Source: an optimization exercise on an open RTL-to-GDS flow (aim: small area). Production flows keep margins and buffers that such runs may drop. In this exercise RTL edits were held to simulation tests only and were not proved equivalent to the original. Power and IR drop assume default switching activity.

Signal wires on met1:
Bar = 200 µm.
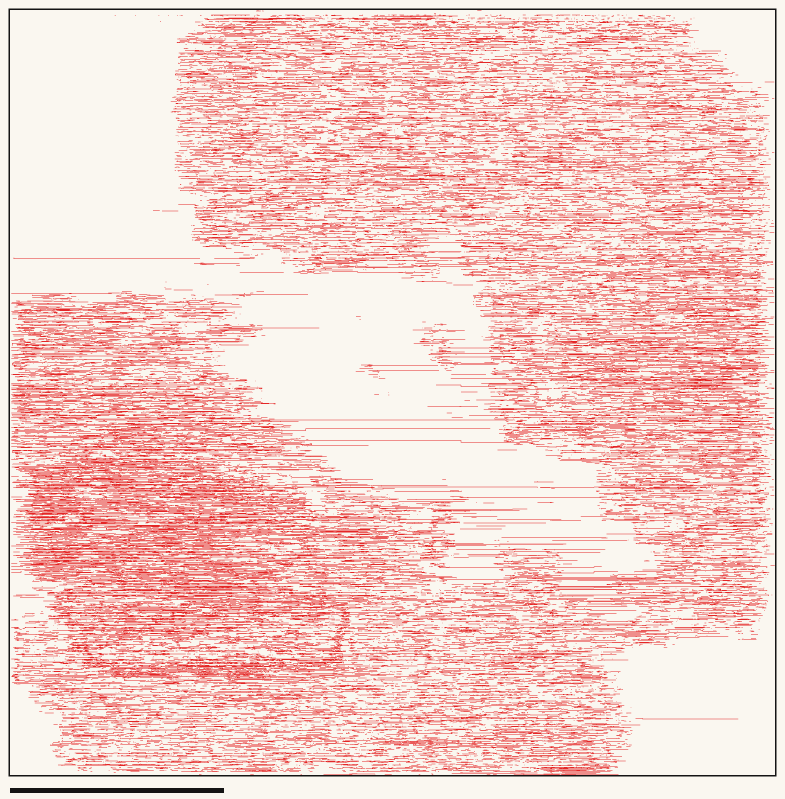
Routing congestion:
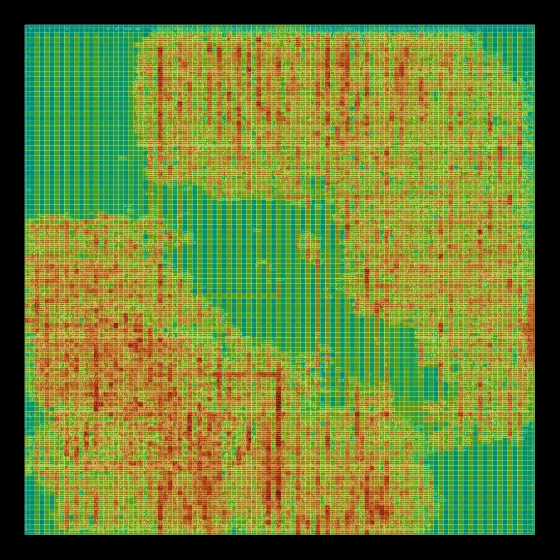
Signal wires on met3:
Cells faint in the background.
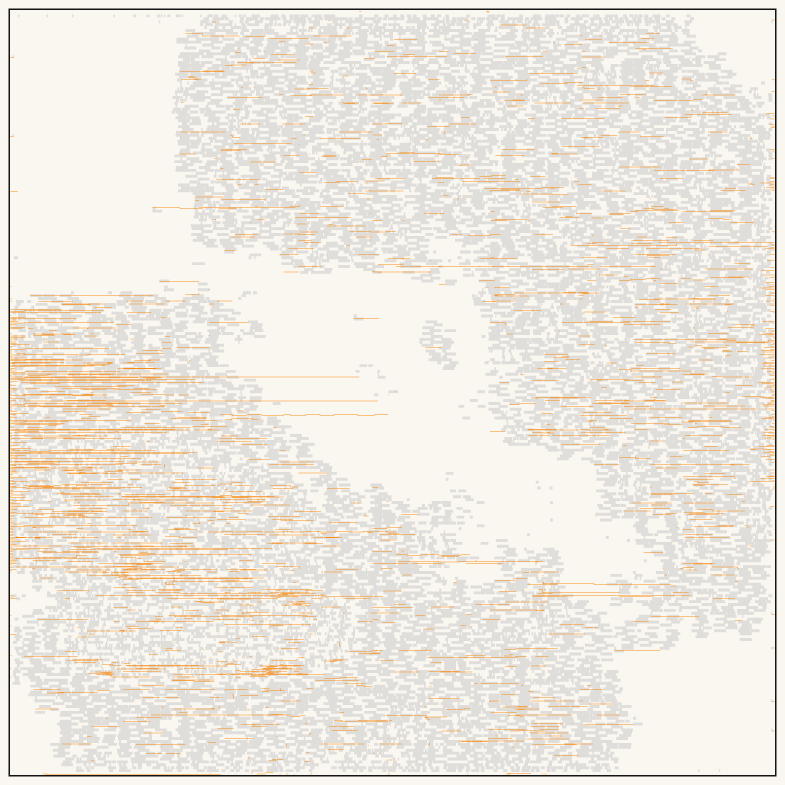
$ cat design/flow/run.sh
#!/bin/bash
# synth_recipe.tcl (not shown) runs the flow's synth.tcl, then flattens the netlist and writes it again
# the make line also repeats each setting of config.mk as NAME=value (left out here)
make -C /OpenROAD-flow-scripts/flow DESIGN_CONFIG=/design/flow/config.mk WORK_HOME=/design/flow/orfs CLKGATE_MAP_FILE= SYNTH_SCRIPT=/design/flow/synth_recipe.tcl finish
$ cat design/flow/config.mk
export PLATFORM = sky130hd
export DESIGN_NAME = continuous_monitoring_system
export DESIGN_NICKNAME = continuous_monitoring_system
export VERILOG_FILES = /design/flow/design.v
export SDC_FILE = /design/flow/constraint.sdc
export NUM_CORES = 4
export LEC_CHECK = 0
export CAP_MARGIN = 20
export CORE_MARGIN = 2
export CORE_UTILIZATION = 40
export PLACE_DENSITY = 0.6
export SLEW_MARGIN = 20
export SYNTH_MEMORY_MAX_BITS = 16384
$ cat design/flow/constraint.sdc
create_clock -name core_clock -period 10.0 [get_ports {clk}]
set_input_delay 2.0000 -clock core_clock [delete_from_list [all_inputs] [get_ports {clk}]]
set_output_delay 2.0000 -clock core_clock [all_outputs]
set_load 0.01 [all_outputs]
$ cat design/flow/design.v
`timescale 1ns / 1ps
module edge_detector(
    input clk,
    input sig,
    output neg_edge,
    output pos_edge
    );
    reg r_neg;
    reg r_pos;
    reg last_sig;
    assign neg_edge = r_neg;
    assign pos_edge = r_pos;
    always @(posedge clk) 
    begin
        last_sig <= sig;
        if (r_neg) begin
            r_neg <= 0;
        end else begin
            if (sig != last_sig && ~sig) begin
                r_neg <= 1;
            end 
        end
        if (r_pos) begin 
            r_pos <= 0;
        end else begin
            if (sig != last_sig && sig) begin
                r_pos <= 1;
            end 
        end
    end
endmodule
`timescale 1ns/10ps
module sync_fifo2
#(
    parameter DATA_DEPTH = 8,
    parameter DATA_WIDTH = 32
)(
    input clk,
    input rst_n,
    input rd_en,
    input wr_en,
    input [DATA_WIDTH - 1:0] wr_data,
    output [DATA_WIDTH - 1:0] rd_data,
    output full,
    output empty,
    output half,
    output reg [$clog2(DATA_DEPTH):0] counter
);
    reg [DATA_WIDTH - 1:0] data [0:DATA_DEPTH - 1];
    reg [$clog2(DATA_DEPTH) - 1:0] wr_ptr;
    reg [$clog2(DATA_DEPTH) - 1:0] rd_ptr;
    assign full = (counter == DATA_DEPTH);
    assign empty = (counter == 0);
    assign half = (counter <= (DATA_DEPTH / 2));
    assign rd_data = data[rd_ptr];
    wire do_wr = !full & wr_en;
    wire do_rd = !empty & rd_en;
    always @(posedge clk) begin
        if(!rst_n) begin
           wr_ptr <= 0; 
        end
        else if(do_wr) begin
            wr_ptr <= wr_ptr + 1;
        end
    end
    always @(posedge clk) begin
        if(do_wr) begin
            data[wr_ptr] <= wr_data;
        end
    end
    always @(posedge clk) begin
        if(!rst_n) begin
           rd_ptr <= 0; 
        end
        else if(do_rd) begin
            rd_ptr <= rd_ptr + 1;
        end
    end
    always @(posedge clk) begin
        if(!rst_n) begin
            counter <= 0;
        end
        else begin
            case({do_rd, do_wr})
            2'b01: counter <= counter + 1;
            2'b10: counter <= counter - 1;
            default: counter <= counter;
            endcase
        end
    end
endmodule
`timescale 1ns/10ps
module performance_event_counters #(
    parameter INPUT_EVENT_BITMAP_WIDTH = 115,
    parameter COUNTER_WIDTH = 7  
) (
    input clk, 
    input rst_n,
    input [INPUT_EVENT_BITMAP_WIDTH-1:0] performance_events,  
    output wire [INPUT_EVENT_BITMAP_WIDTH*COUNTER_WIDTH-1:0] counters,
    output wire [INPUT_EVENT_BITMAP_WIDTH-1:0] overflow_map
);
    reg [COUNTER_WIDTH-1:0] r_counters[INPUT_EVENT_BITMAP_WIDTH-1:0];
    reg [INPUT_EVENT_BITMAP_WIDTH-1:0] r_overflow_map;
    assign overflow_map = r_overflow_map;
    genvar g;
    generate
        for (g = 0; g < INPUT_EVENT_BITMAP_WIDTH; g = g + 1) begin : pack
            assign counters[COUNTER_WIDTH*g +: COUNTER_WIDTH] = r_counters[g];
        end
    endgenerate
    integer i;
	always @(posedge clk) begin
        if (~rst_n) begin
            for (i = 0; i < INPUT_EVENT_BITMAP_WIDTH; i=i+1) begin
                r_counters[i] <= {{(COUNTER_WIDTH-1){1'b0}}, performance_events[i]};
            end
            r_overflow_map <= 0;
        end else begin
            for (i = 0; i < INPUT_EVENT_BITMAP_WIDTH; i=i+1) begin
                r_counters[i] <= r_counters[i] + performance_events[i];
                if (r_counters[i] == {COUNTER_WIDTH{1'b1}} && performance_events[i] == 1'b1) begin
                    r_overflow_map[i] <= 1;
                end
            end
        end
	end
endmodule
`timescale 1ns/10ps
module trace_filter #(
    parameter SEND_INSTRUCTION_AFTER_BRANCH = 1,
    parameter SEND_INSTRUCTION_AFTER_JUMP = 1,
    parameter SEND_INSTRUCTION_AFTER_WFI = 1,
    parameter SEND_INSTRUCTION_AFTER_TRAP = 1,
    parameter SEND_INSTRUCTION_AFTER_INTERRUPT = 1
) 
(
    input   wire                                                    clk, 
    input   wire                                                    rst_n,
    input   wire                                                    pc_valid,
    input   wire    [PERFORMANCE_EVENT_MOD_COUNTER_WIDTH - 1 : 0]   trap_counter,  
    input   wire    [PERFORMANCE_EVENT_MOD_COUNTER_WIDTH - 1 : 0]   interrupt_counter,  
    input   wire    [RISC_V_INSTRUCTION_WIDTH - 1 : 0]              next_instr,
    output  wire                                                    drop_instr
);
    localparam RISC_V_INSTRUCTION_WIDTH = 32;
    localparam PERFORMANCE_EVENT_MOD_COUNTER_WIDTH = 7;
    localparam BRANCH_OPCODE = 7'b1100011;
    localparam JAL_OPCODE = 7'b1101111;
    localparam JALR_OPCODE = 7'b1100111;
    localparam C_BRANCH_OPCODE = 2'b10;
    localparam C_JAL_OPCODE = 2'b01;
    localparam C_JALR_OPCODE = 2'b00;
    localparam C_BRANCH_FUNCT3_2_MSB = 2'b11;
    localparam C_JAL_FUNCT3_3_MSB = 3'b101;
    localparam C_JALR_FUNCT4_3_MSB = 3'b100;
    localparam WFI_INSTRUCTION = 32'h10500073;
    reg branch;
    reg jump;
    reg wfi;
    reg queue_instruction;
    reg send_next_instruction;
    reg     previous_trap_counter;
    reg     previous_interrupt_counter;
    reg     trap_counter_incremented;
    reg     interrupt_counter_incremented;
    reg     send_next_instruction_after_trap;
    reg     send_next_instruction_after_interrupt;
    always @(posedge clk) begin  
        if (rst_n == 0) begin
            queue_instruction <= 1'b0;
            send_next_instruction <= 1'b0;
            branch <= 0;
            jump <= 0;
            wfi <= 0;
        end else if (pc_valid) begin
            branch <= (next_instr[6:0] == BRANCH_OPCODE) ||
                     (next_instr[1:0] == C_BRANCH_OPCODE && next_instr[15:14] == C_BRANCH_FUNCT3_2_MSB);
            jump <=  (next_instr[6:0] == JAL_OPCODE) || 
                     (next_instr[6:0] == JALR_OPCODE) ||
                     (next_instr[1:0] == C_JAL_OPCODE && next_instr[15:13] == C_JAL_FUNCT3_3_MSB) ||
                     (next_instr[1:0] == C_JALR_OPCODE && next_instr[15:13] == C_JALR_FUNCT4_3_MSB);
            wfi <= (next_instr == WFI_INSTRUCTION);
            send_next_instruction <= (branch && SEND_INSTRUCTION_AFTER_BRANCH) || (jump && SEND_INSTRUCTION_AFTER_JUMP) || (wfi && SEND_INSTRUCTION_AFTER_WFI);
        end
    end
    always @(posedge clk) begin  
        if (rst_n == 0) begin
            previous_trap_counter <= 0;
            previous_interrupt_counter <= 0;
        end else begin
            previous_trap_counter <= trap_counter[0];
            previous_interrupt_counter <= interrupt_counter[0];
        end
    end
    always @(posedge clk) begin  
        if (rst_n == 0) begin
            trap_counter_incremented <= 1'b0;
            interrupt_counter_incremented <= 1'b0;
            send_next_instruction_after_trap <= 1'b0;    
            send_next_instruction_after_interrupt <= 1'b0;
        end else begin
            if ({6'b0, previous_trap_counter} < trap_counter) begin
                trap_counter_incremented <= 1'b1;
            end
            if ({6'b0, previous_interrupt_counter} < interrupt_counter) begin
                interrupt_counter_incremented <= 1'b1;
            end
            send_next_instruction_after_trap        <= pc_valid && trap_counter_incremented && SEND_INSTRUCTION_AFTER_TRAP;
            send_next_instruction_after_interrupt   <= pc_valid && interrupt_counter_incremented && SEND_INSTRUCTION_AFTER_INTERRUPT;
            if (send_next_instruction_after_trap) begin 
                trap_counter_incremented <= 1'b0;
                send_next_instruction_after_trap <= 1'b0;
            end
            if (send_next_instruction_after_interrupt) begin
                interrupt_counter_incremented <= 1'b0;
                send_next_instruction_after_interrupt <= 1'b0;
            end
        end
    end
    assign drop_instr = ~(  branch || 
                            jump || 
                            wfi || 
                            send_next_instruction || 
                            send_next_instruction_after_trap ||
                            send_next_instruction_after_interrupt);
endmodule
`timescale 1ns/10ps
module data_to_axi_stream #(
    parameter DATA_WIDTH = 1024,
    parameter FIFO_DEPTH = 8
) (
    input clk,
    input rst_n,
    input write_enable,
    input [DATA_WIDTH-1:0]data_pkt,
    input [31:0] tlast_interval, 
    input tlast,
    output reg M_AXIS_tvalid,
    input M_AXIS_tready,
    output reg [DATA_WIDTH-1:0] M_AXIS_tdata,
    output reg M_AXIS_tlast
);
    reg fifo_rden;
    wire [DATA_WIDTH:0] fifo_dout;  
    wire fifo_empty;
    reg axis_stage;
    reg [31:0] item_counter;
    always @(posedge clk) begin
        if(!rst_n) begin
            item_counter <= 0;
            M_AXIS_tvalid <= 0;
            M_AXIS_tdata <= 0;
            M_AXIS_tlast <= 0;
            axis_stage <= 0;
            fifo_rden <= 0;
        end
        else begin
            case(axis_stage)
            0: begin
                if(~fifo_empty) begin
                    axis_stage <= 1;
                    M_AXIS_tvalid <= 1;
                    M_AXIS_tdata <= fifo_dout[DATA_WIDTH-1:0];
                    M_AXIS_tlast <= fifo_dout[DATA_WIDTH];
                    fifo_rden <= 1;
                end
            end
            1: begin
                fifo_rden <= 0;
                 if (M_AXIS_tready) begin
                    axis_stage <= 0;
                    M_AXIS_tvalid <= 0;
                    item_counter <= item_counter + 1;
                    M_AXIS_tlast <= 0;
                end
            end
            endcase 
        end
    end
    sync_fifo2#(
        .DATA_DEPTH   (FIFO_DEPTH),
        .DATA_WIDTH   (DATA_WIDTH + 1)  
    ) fifo (
        .clk      (clk),
        .rst_n    (rst_n),
        .rd_en    (fifo_rden),
        .wr_en    (write_enable),
        .wr_data  ({tlast, data_pkt}),
        .rd_data  (fifo_dout),
        .empty    (fifo_empty),
        .full     (),
        .half     (),
        .counter  ()
    );
endmodule
`timescale 1ns/10ps
module continuous_monitoring_system #(
    parameter CTRL_WRITE_ENABLE_POSEDGE_TRIGGERED = 1  
) (
    input   wire    clk,
    input   wire    rst_n,
    input   wire    [31 : 0]                    instr,
    input   wire    [63 : 0]                    pc,
    output  wire                                M_AXIS_tvalid,
    input   wire                                M_AXIS_tready,
    output  wire    [511 : 0]                   M_AXIS_tdata,
    output  wire                                M_AXIS_tlast,
    input   wire    [31 : 0]                    tlast_interval,  
    input   wire    [7 : 0]                     ctrl_addr,
    input   wire    [63 : 0]                    ctrl_wdata,
    input   wire                                ctrl_write_enable,
    input   wire                                en,
    input   wire    [38 : 0]                    performance_events,
    output  wire                                pc_valid_new_probe,
    output wire branch_event_probe1,
    output wire jal_event_probe1,
    output wire auipc_event_probe1,
    output wire [6:0] branch_counter_probe1,
    output wire [6:0] jal_counter_probe1,
    output wire [6:0] auipc_counter_probe1,
    output wire [32:0] data_pkt_instr_probe,
    output wire [63:0] data_pkt_pc_probe,
    output wire [6:0] data_pkt_branch_counter_probe,
    output wire [6:0] data_pkt_jal_counter_probe,
    output wire [6:0] data_pkt_auipc_counter_probe,
    output wire performance_counters_rst_n_probe
);
    localparam XLEN = 64;
    localparam RISC_V_INSTRUCTION_WIDTH = 32;
    localparam AXI_DATA_WIDTH = 512;
    localparam WFI_INSTRUCTION = 32'h10500073;
    localparam CLK_COUNTER_WIDTH = 64;
    localparam NO_OF_PERFORMANCE_EVENTS = 39;
    localparam PERFORMANCE_EVENT_MOD_COUNTER_WIDTH = 7;
    localparam FIFO_DEPTH = 8;
    localparam [7:0] TRIGGER_TRACE_START_ADDRESS_ENABLED          = 8'd0;
    localparam [7:0] TRIGGER_TRACE_END_ADDRESS_ENABLED            = 8'd1;
    localparam [7:0] TRIGGER_TRACE_START_ADDRESS                  = 8'd2;
    localparam [7:0] TRIGGER_TRACE_END_ADDRESS                    = 8'd3;
    localparam [7:0] MONITORED_ADDRESS_RANGE_LOWER_BOUND_ENABLED  = 8'd4;
    localparam [7:0] MONITORED_ADDRESS_RANGE_UPPER_BOUND_ENABLED  = 8'd5;
    localparam [7:0] MONITORED_ADDRESS_RANGE_LOWER_BOUND          = 8'd6;
    localparam [7:0] MONITORED_ADDRESS_RANGE_UPPER_BOUND          = 8'd7;
    localparam [7:0] WFI_STOPPED                                  = 8'd8;
    localparam [7:0] CLK_COUNTER                                  = 8'd9;
    localparam [7:0] LAST_WRITE_TIMESTAMP                         = 8'd10;
    localparam BRANCH_INDEX = 1;
    localparam JAL_INDEX = 2;
    localparam AUIPC_INDEX = 4;
    wire drop_instr;
    wire ctrl_write_enable_pos_edge;
    reg [7 : 0] wfi_stop;
    localparam WFI_STOP_THRESHOLD = 255;
    reg [RISC_V_INSTRUCTION_WIDTH - 1: 0] last_instr [1:0];
    reg [XLEN - 1 : 0] last_pc [1:0];
    wire pc_valid_new = ((last_pc[0] != last_pc[1]) || (wfi_stop == WFI_STOP_THRESHOLD - 1)) 
                        & (last_pc[1] != 0) 
                        & rst_n;
    assign pc_valid_new_probe = pc_valid_new;
    reg monitored_address_range_lower_bound_enabled;
    reg monitored_address_range_upper_bound_enabled;
    reg [XLEN - 1 : 0] monitored_address_range_lower_bound;
    reg [XLEN - 1 : 0] monitored_address_range_upper_bound;
    reg trigger_trace_start_address_enabled;
    reg trigger_trace_end_address_enabled;
    reg [XLEN - 1 : 0] trigger_trace_start_address;
    reg [XLEN - 1 : 0] trigger_trace_end_address;
    reg trigger_trace_start_reached;
    reg trigger_trace_end_reached;
    reg     [CLK_COUNTER_WIDTH - 1 : 0] clk_counter;
    reg     [CLK_COUNTER_WIDTH - 1 : 0] last_write_timestamp;
    wire [NO_OF_PERFORMANCE_EVENTS*PERFORMANCE_EVENT_MOD_COUNTER_WIDTH - 1 : 0] performance_event_counters;
    wire [NO_OF_PERFORMANCE_EVENTS-1:0] performance_counters_overflow_map;
    assign branch_counter_probe1 = performance_event_counters[PERFORMANCE_EVENT_MOD_COUNTER_WIDTH*BRANCH_INDEX +: PERFORMANCE_EVENT_MOD_COUNTER_WIDTH];
    assign branch_event_probe1 = performance_events[BRANCH_INDEX];
    assign jal_counter_probe1 = performance_event_counters[PERFORMANCE_EVENT_MOD_COUNTER_WIDTH*JAL_INDEX +: PERFORMANCE_EVENT_MOD_COUNTER_WIDTH];
    assign jal_event_probe1 = performance_events[JAL_INDEX];
    assign auipc_counter_probe1 = performance_event_counters[PERFORMANCE_EVENT_MOD_COUNTER_WIDTH*AUIPC_INDEX +: PERFORMANCE_EVENT_MOD_COUNTER_WIDTH];
    assign auipc_event_probe1 = performance_events[AUIPC_INDEX];
    edge_detector edge_detector_write_enable(
        .clk(clk),
        .sig(ctrl_write_enable),
        .neg_edge(),
        .pos_edge(ctrl_write_enable_pos_edge)
    );
    trace_filter #(
        .SEND_INSTRUCTION_AFTER_BRANCH(1),
        .SEND_INSTRUCTION_AFTER_JUMP(1),
        .SEND_INSTRUCTION_AFTER_WFI(0),
        .SEND_INSTRUCTION_AFTER_TRAP(0),
        .SEND_INSTRUCTION_AFTER_INTERRUPT(0)
    ) trace_filter_inst (
        .clk(clk),
        .rst_n(rst_n),
        .pc_valid(pc_valid_new),
        .trap_counter(performance_event_counters[0 +: PERFORMANCE_EVENT_MOD_COUNTER_WIDTH]),  
        .interrupt_counter(performance_event_counters[PERFORMANCE_EVENT_MOD_COUNTER_WIDTH*13 +: PERFORMANCE_EVENT_MOD_COUNTER_WIDTH]),  
        .next_instr(last_instr[0]),
        .drop_instr(drop_instr)
    );
    localparam PERFORMANCE_COUNTERS_LOCATION = 0;
    localparam PERFORMANCE_COUNTERS_OVERFLOW_MAP_LOCATION = NO_OF_PERFORMANCE_EVENTS * PERFORMANCE_EVENT_MOD_COUNTER_WIDTH;
    localparam PC_LOCATION = PERFORMANCE_COUNTERS_OVERFLOW_MAP_LOCATION + NO_OF_PERFORMANCE_EVENTS;
    localparam CLK_COUNTER_DELTA_LOCATION = PC_LOCATION + XLEN;
    localparam INSTR_LOCATION = CLK_COUNTER_DELTA_LOCATION + CLK_COUNTER_WIDTH;
    wire [AXI_DATA_WIDTH - 1 : 0] data_pkt = {
        40'b0,
        last_instr[1],
        clk_counter - last_write_timestamp,  
        last_pc[1],
        performance_counters_overflow_map,
        performance_event_counters
        };
    assign data_pkt_instr_probe = {1'b0, data_pkt[INSTR_LOCATION + RISC_V_INSTRUCTION_WIDTH - 1 : INSTR_LOCATION]};
    assign data_pkt_pc_probe = data_pkt[PC_LOCATION + XLEN - 1 : PC_LOCATION];
    assign data_pkt_jal_counter_probe = data_pkt[PERFORMANCE_COUNTERS_LOCATION + PERFORMANCE_EVENT_MOD_COUNTER_WIDTH*(JAL_INDEX+1) - 1 : PERFORMANCE_COUNTERS_LOCATION+PERFORMANCE_EVENT_MOD_COUNTER_WIDTH*JAL_INDEX];
    assign data_pkt_branch_counter_probe = data_pkt[PERFORMANCE_COUNTERS_LOCATION + PERFORMANCE_EVENT_MOD_COUNTER_WIDTH*(BRANCH_INDEX+1) - 1 : PERFORMANCE_COUNTERS_LOCATION+PERFORMANCE_EVENT_MOD_COUNTER_WIDTH*BRANCH_INDEX];
    assign data_pkt_auipc_counter_probe = data_pkt[PERFORMANCE_COUNTERS_LOCATION + PERFORMANCE_EVENT_MOD_COUNTER_WIDTH*(AUIPC_INDEX+1) - 1 : PERFORMANCE_COUNTERS_LOCATION+PERFORMANCE_EVENT_MOD_COUNTER_WIDTH*AUIPC_INDEX];
    wire data_to_axi_write_enable = en &
                                    pc_valid_new &
                                    ~drop_instr & 
                                    (wfi_stop < WFI_STOP_THRESHOLD) & 
                                    (trigger_trace_start_reached | ~trigger_trace_start_address_enabled) &
                                    (~trigger_trace_end_reached | ~trigger_trace_end_address_enabled) &
                                    (last_pc[1] >= monitored_address_range_lower_bound | ~monitored_address_range_lower_bound_enabled) &
                                    (last_pc[1] <= monitored_address_range_upper_bound | ~monitored_address_range_upper_bound_enabled)
                                    ;
    wire performance_counters_rst_n = ~data_to_axi_write_enable & rst_n;  
    assign performance_counters_rst_n_probe = performance_counters_rst_n;
    performance_event_counters #(
        .INPUT_EVENT_BITMAP_WIDTH(NO_OF_PERFORMANCE_EVENTS),
        .COUNTER_WIDTH(PERFORMANCE_EVENT_MOD_COUNTER_WIDTH)
    ) performance_event_counters_inst (
        .clk(clk),
        .rst_n(performance_counters_rst_n),
        .performance_events(performance_events),  
        .counters(performance_event_counters),   
        .overflow_map(performance_counters_overflow_map)  
    );
    data_to_axi_stream #(
        .DATA_WIDTH(AXI_DATA_WIDTH),
        .FIFO_DEPTH(FIFO_DEPTH)
    ) data_to_axi_stream_inst (
        .clk(clk),
        .rst_n(rst_n),
        .write_enable(data_to_axi_write_enable),
        .data_pkt(data_pkt),
        .tlast_interval(tlast_interval),
        .tlast(last_instr[1] == WFI_INSTRUCTION),
        .M_AXIS_tvalid(M_AXIS_tvalid),
        .M_AXIS_tready(M_AXIS_tready),
        .M_AXIS_tdata(M_AXIS_tdata),
        .M_AXIS_tlast(M_AXIS_tlast)
    );
    wire ctrl_write = (CTRL_WRITE_ENABLE_POSEDGE_TRIGGERED & ctrl_write_enable_pos_edge) || (~CTRL_WRITE_ENABLE_POSEDGE_TRIGGERED & ctrl_write_enable);
    always @(posedge clk or negedge rst_n) begin
        if (rst_n == 0) begin
            wfi_stop <= 0;
            monitored_address_range_lower_bound_enabled <= 0;
            monitored_address_range_upper_bound_enabled <= 0;
            monitored_address_range_lower_bound <= 0;
            monitored_address_range_upper_bound <= {XLEN{1'b1}};
            trigger_trace_start_address_enabled <= 0;
            trigger_trace_end_address_enabled <= 0;
            trigger_trace_start_address <= 0;
            trigger_trace_end_address <= {XLEN{1'b1}};
            trigger_trace_start_reached <= 0;
            trigger_trace_end_reached <= 0;
            clk_counter <= 0;
            last_write_timestamp <= 0;
            last_pc[0] <= 0;
            last_pc[1] <= 0;
            last_instr[0] <= 0;
            last_instr[1] <= 0;
        end
        else begin
            clk_counter <= clk_counter + 1;
            if (data_to_axi_write_enable) begin
                last_write_timestamp <= clk_counter;
            end 
            last_pc[1] <= last_pc[0];
            last_instr[1] <= last_instr[0];
            last_pc[0] <= pc;
            last_instr[0] <= instr;
            if (last_instr[1] == WFI_INSTRUCTION && wfi_stop < WFI_STOP_THRESHOLD && en) begin
                wfi_stop <= wfi_stop + 1;
            end 
            else if (last_instr[1] != WFI_INSTRUCTION) begin
                wfi_stop <= 0;
            end
            if (ctrl_write) begin
                case(ctrl_addr)
                    TRIGGER_TRACE_START_ADDRESS_ENABLED: begin
                        trigger_trace_start_address_enabled <= ctrl_wdata[0];
                    end 
                    TRIGGER_TRACE_END_ADDRESS_ENABLED: begin
                        trigger_trace_end_address_enabled <= ctrl_wdata[0];
                    end
                    TRIGGER_TRACE_START_ADDRESS: begin
                        trigger_trace_start_address <= ctrl_wdata;
                    end
                    TRIGGER_TRACE_END_ADDRESS: begin
                        trigger_trace_end_address <= ctrl_wdata;
                    end
                    MONITORED_ADDRESS_RANGE_LOWER_BOUND_ENABLED: begin
                        monitored_address_range_lower_bound_enabled <= ctrl_wdata[0];
                    end
                    MONITORED_ADDRESS_RANGE_UPPER_BOUND_ENABLED: begin
                        monitored_address_range_upper_bound_enabled <= ctrl_wdata[0];
                    end
                    MONITORED_ADDRESS_RANGE_LOWER_BOUND: begin
                        monitored_address_range_lower_bound <= ctrl_wdata;
                    end
                    MONITORED_ADDRESS_RANGE_UPPER_BOUND: begin
                        monitored_address_range_upper_bound <= ctrl_wdata;
                    end
                    WFI_STOPPED: begin
                        wfi_stop <= ctrl_wdata[7:0];
                    end
                    CLK_COUNTER: begin
                        clk_counter <= ctrl_wdata;
                    end
                    LAST_WRITE_TIMESTAMP: begin
                        last_write_timestamp <= ctrl_wdata;
                    end
                    default: begin
                    end
                endcase
            end
            else begin
                if (trigger_trace_start_address_enabled && (pc == trigger_trace_start_address)) begin
                    trigger_trace_start_reached <= 1;
                    trigger_trace_end_reached <= 0;
                end
                if (trigger_trace_end_address_enabled && (pc == trigger_trace_end_address)) begin
                    trigger_trace_end_reached <= 1;
                    trigger_trace_start_reached <= 0;
                end
            end
        end
    end
endmodule
==> impl_metrics.yaml <==
run_status:
  status: "timing/DRC/antenna clean"
min_path:
  hold_class: "flop to flop"
layout:
  nonClkBufAreaFrac_pct: 4.32
  area_growth_pct: 16.7
  nNetsFinal: 13100
  final.clkbuf_count: 784
  multi_input_area_share_pct: 22.4
  sh_seq_area_pct: 61.5
  seq_area_um2: 145000
  multiInputGateArea_um2: 52800
clock_network:
  cts.repair.resized: 0
  cts.sinks: 5181
  htree_levels: 6
  ctsLongestPathBuffers: 4
  cts_setup_buffers: 0
  root_buffer: "clkbuf_16"
  hold_buffers: 0
logic_synthesis:
  synth_xor_area_share_pct: 2.09
  yosys-top-cells-area: "edfxtp_1 (56%), mux4_2 (11%), dfxtp_1 (8.0%), dfrtp_1 (5.7%), mux2i_1 (2.4%)"
  synth_top_area_share_pct: 56.3
  syn_avg_cell_area_um2: 17.1
  yosysSeqAreaShare_pct: 71.8
  syn_area_um2: 202000
grt:
  grt_max_degree: 172
  gr-total-overflow: 0
placed_design:
  port_buffers: 828
floorplanning:
  nWellTaps: 6681
  initial_core_util_pct: 40.2
critical_path:
  r2r-start: "last_pc[1][28]"
  crit_start: "last_pc[1][0]"
  setup.worst_path.start_class: "flop"
  cp_max_fo: 40
  r2r_cells: 12
detailed_routing:
  drcViolationCount: 0
  vias_per_cell: 5.37
  ant_nets: 0
  drt-pass1-iter-count: 8
power_and_ir_drop:
  p_sw_w: 0.0119
  comb_power_share_pct: 8.7
  clkPwrFrac_pct: 41.2
  total_power_w: 0.0498
  internal_power_w: 0.0379
sta:
  layout_setup_ws_ps: 1370
  clock.fmax_mhz: 116
  rsz0062_at_grt: "no"
run:
  drv_cap: 0
Back to the opening pictures, 'signal wires on met1':
wire length on this layer: 223 mm
share of all routed wire: 43%
nets with wire on the layer: 12,429
main direction: horizontal

Back to the opening pictures, 'routing congestion':
grt met2 use: 33.0%
Final Util: 46.9%
Most Crowded Layer GR: met2

Back to the opening pictures, 'signal wires on met3':
longest straight run: 330 µm
nets with wire on the layer: 981
main direction: horizontal
wire length on this layer: 32.5 mm
vias: 106,000
Routed WL: 520 mm
M3 GR Usage: 3.61%

## registers in the layout, indices dropped and copies added (netlist names), 4 cells and up, named ones only
name	cells
performance_event_counters_inst.r_overflow_map	39
data_to_axi_stream_inst.fifo.counter	4
data_to_axi_stream_inst.fifo.data	3784
trigger_trace_end_address	64
monitored_address_range_lower_bound	64
last_write_timestamp	64
wfi_stop	8
trigger_trace_start_address	64
clk_counter	64
last_pc	128
performance_event_counters_inst.r_counters	273
last_instr	64
monitored_address_range_upper_bound	64
data_to_axi_stream_inst.M_AXIS_tdata	472
## per-layer routing
layer  global-route usage [%]  vias to the layer above  wire (µm)  part of all wire [%]
met5                        0                        -         53                 0.010
met4                     5.15                        8      13300                   2.6
met3                     3.61                      695      32500                   6.3
met2                     33.0                     2938     251000                    48
met1                     27.4                    55500     223000                    43
li1                         -                    47100          -                     -
## kinds of logic after synthesis
logic type,after synthesis
simple gates,2052
flops,5181
xor+xnor,481
fa+ha+maj,278
mux,1586
compound gates,1162
buf+inv,1030
other cells,1
## worst max-delay path, cell delays in order, from the launching register on
cell and delay, ps:
dfrtp_1 750, inv_1 150, ha_1 310, nand2b_1 130
a2111oi_0 450, or4b_2 210, a31oi_1 140, o311ai_0 1040
nand3_1 320, nand3_4 200, nand2_4 240, inv_6 810
clkdlybuf4s50_1 710
## power by group through the flow
| stage | Sequential [W] | Combinational, W | Clock (W) |
|---|---|---|---|
| floorplan | 0.0253 | 0.00243 | 0 |
| global placement | 0.0254 | 0.00428 | 0 |
| detailed placement | 0.0254 | 0.00434 | 0 |
| CTS | 0.0250 | 0.00436 | 0.0210 |
| global route | 0.0250 | 0.00474 | 0.0218 |
| finish | 0.0250 | 0.00433 | 0.0205 |
## synthesized netlist by cell type, types with 10 or more instances
library cell / number
mux4_2: 946
o21bai_1: 18
nor2_1: 1000
a211oi_1: 486
nand2_1: 509
and3_1: 80
edfxtp_1: 3784
inv_1: 272
nand4_1: 137
buf_2: 32
ha_1: 277
dfstp_2: 128
o31ai_1: 12
nor4_1: 63
xnor2_1: 240
buf_4: 182
a21oi_1: 132
a21o_1: 63
xor2_1: 241
nand3_1: 140
mux2i_1: 479
clkbuf_1: 389
buf_1: 151
nand2b_1: 10
o22ai_1: 13
mux2_2: 161
a31oi_1: 75
o21ai_0: 257
and2_1: 10
nor2b_1: 11
dfxtp_1: 807
nor3_1: 26
dfrtp_1: 462

==> static timing again, ports no longer ideal <==
How much do the figures lean on ideal ports? The routed layout below was timed once more, with nothing changed but the port constraints.
Step 1 assumes that a clkbuf_16 drives the clock port and a buf_2 every other input.
Step 2 also shifts input and output timing later by t, the mid clock arrival at the registers, as if the neighbouring blocks saw the same clock.
Slacks: no drivers / after step 1 / after step 2; pairs: no drivers / after step 1.
shift t [ns]: 1.139
setup WS [ns]: 1.367 / 1.242 / 2.381
slew at the worst register clock pin (ns): 0.07 / 0.07
After both steps setup and hold are still met in this run. For this run, drivers alone change the setup slack by -0.125 ns; drivers and shift together by +1.014 ns.
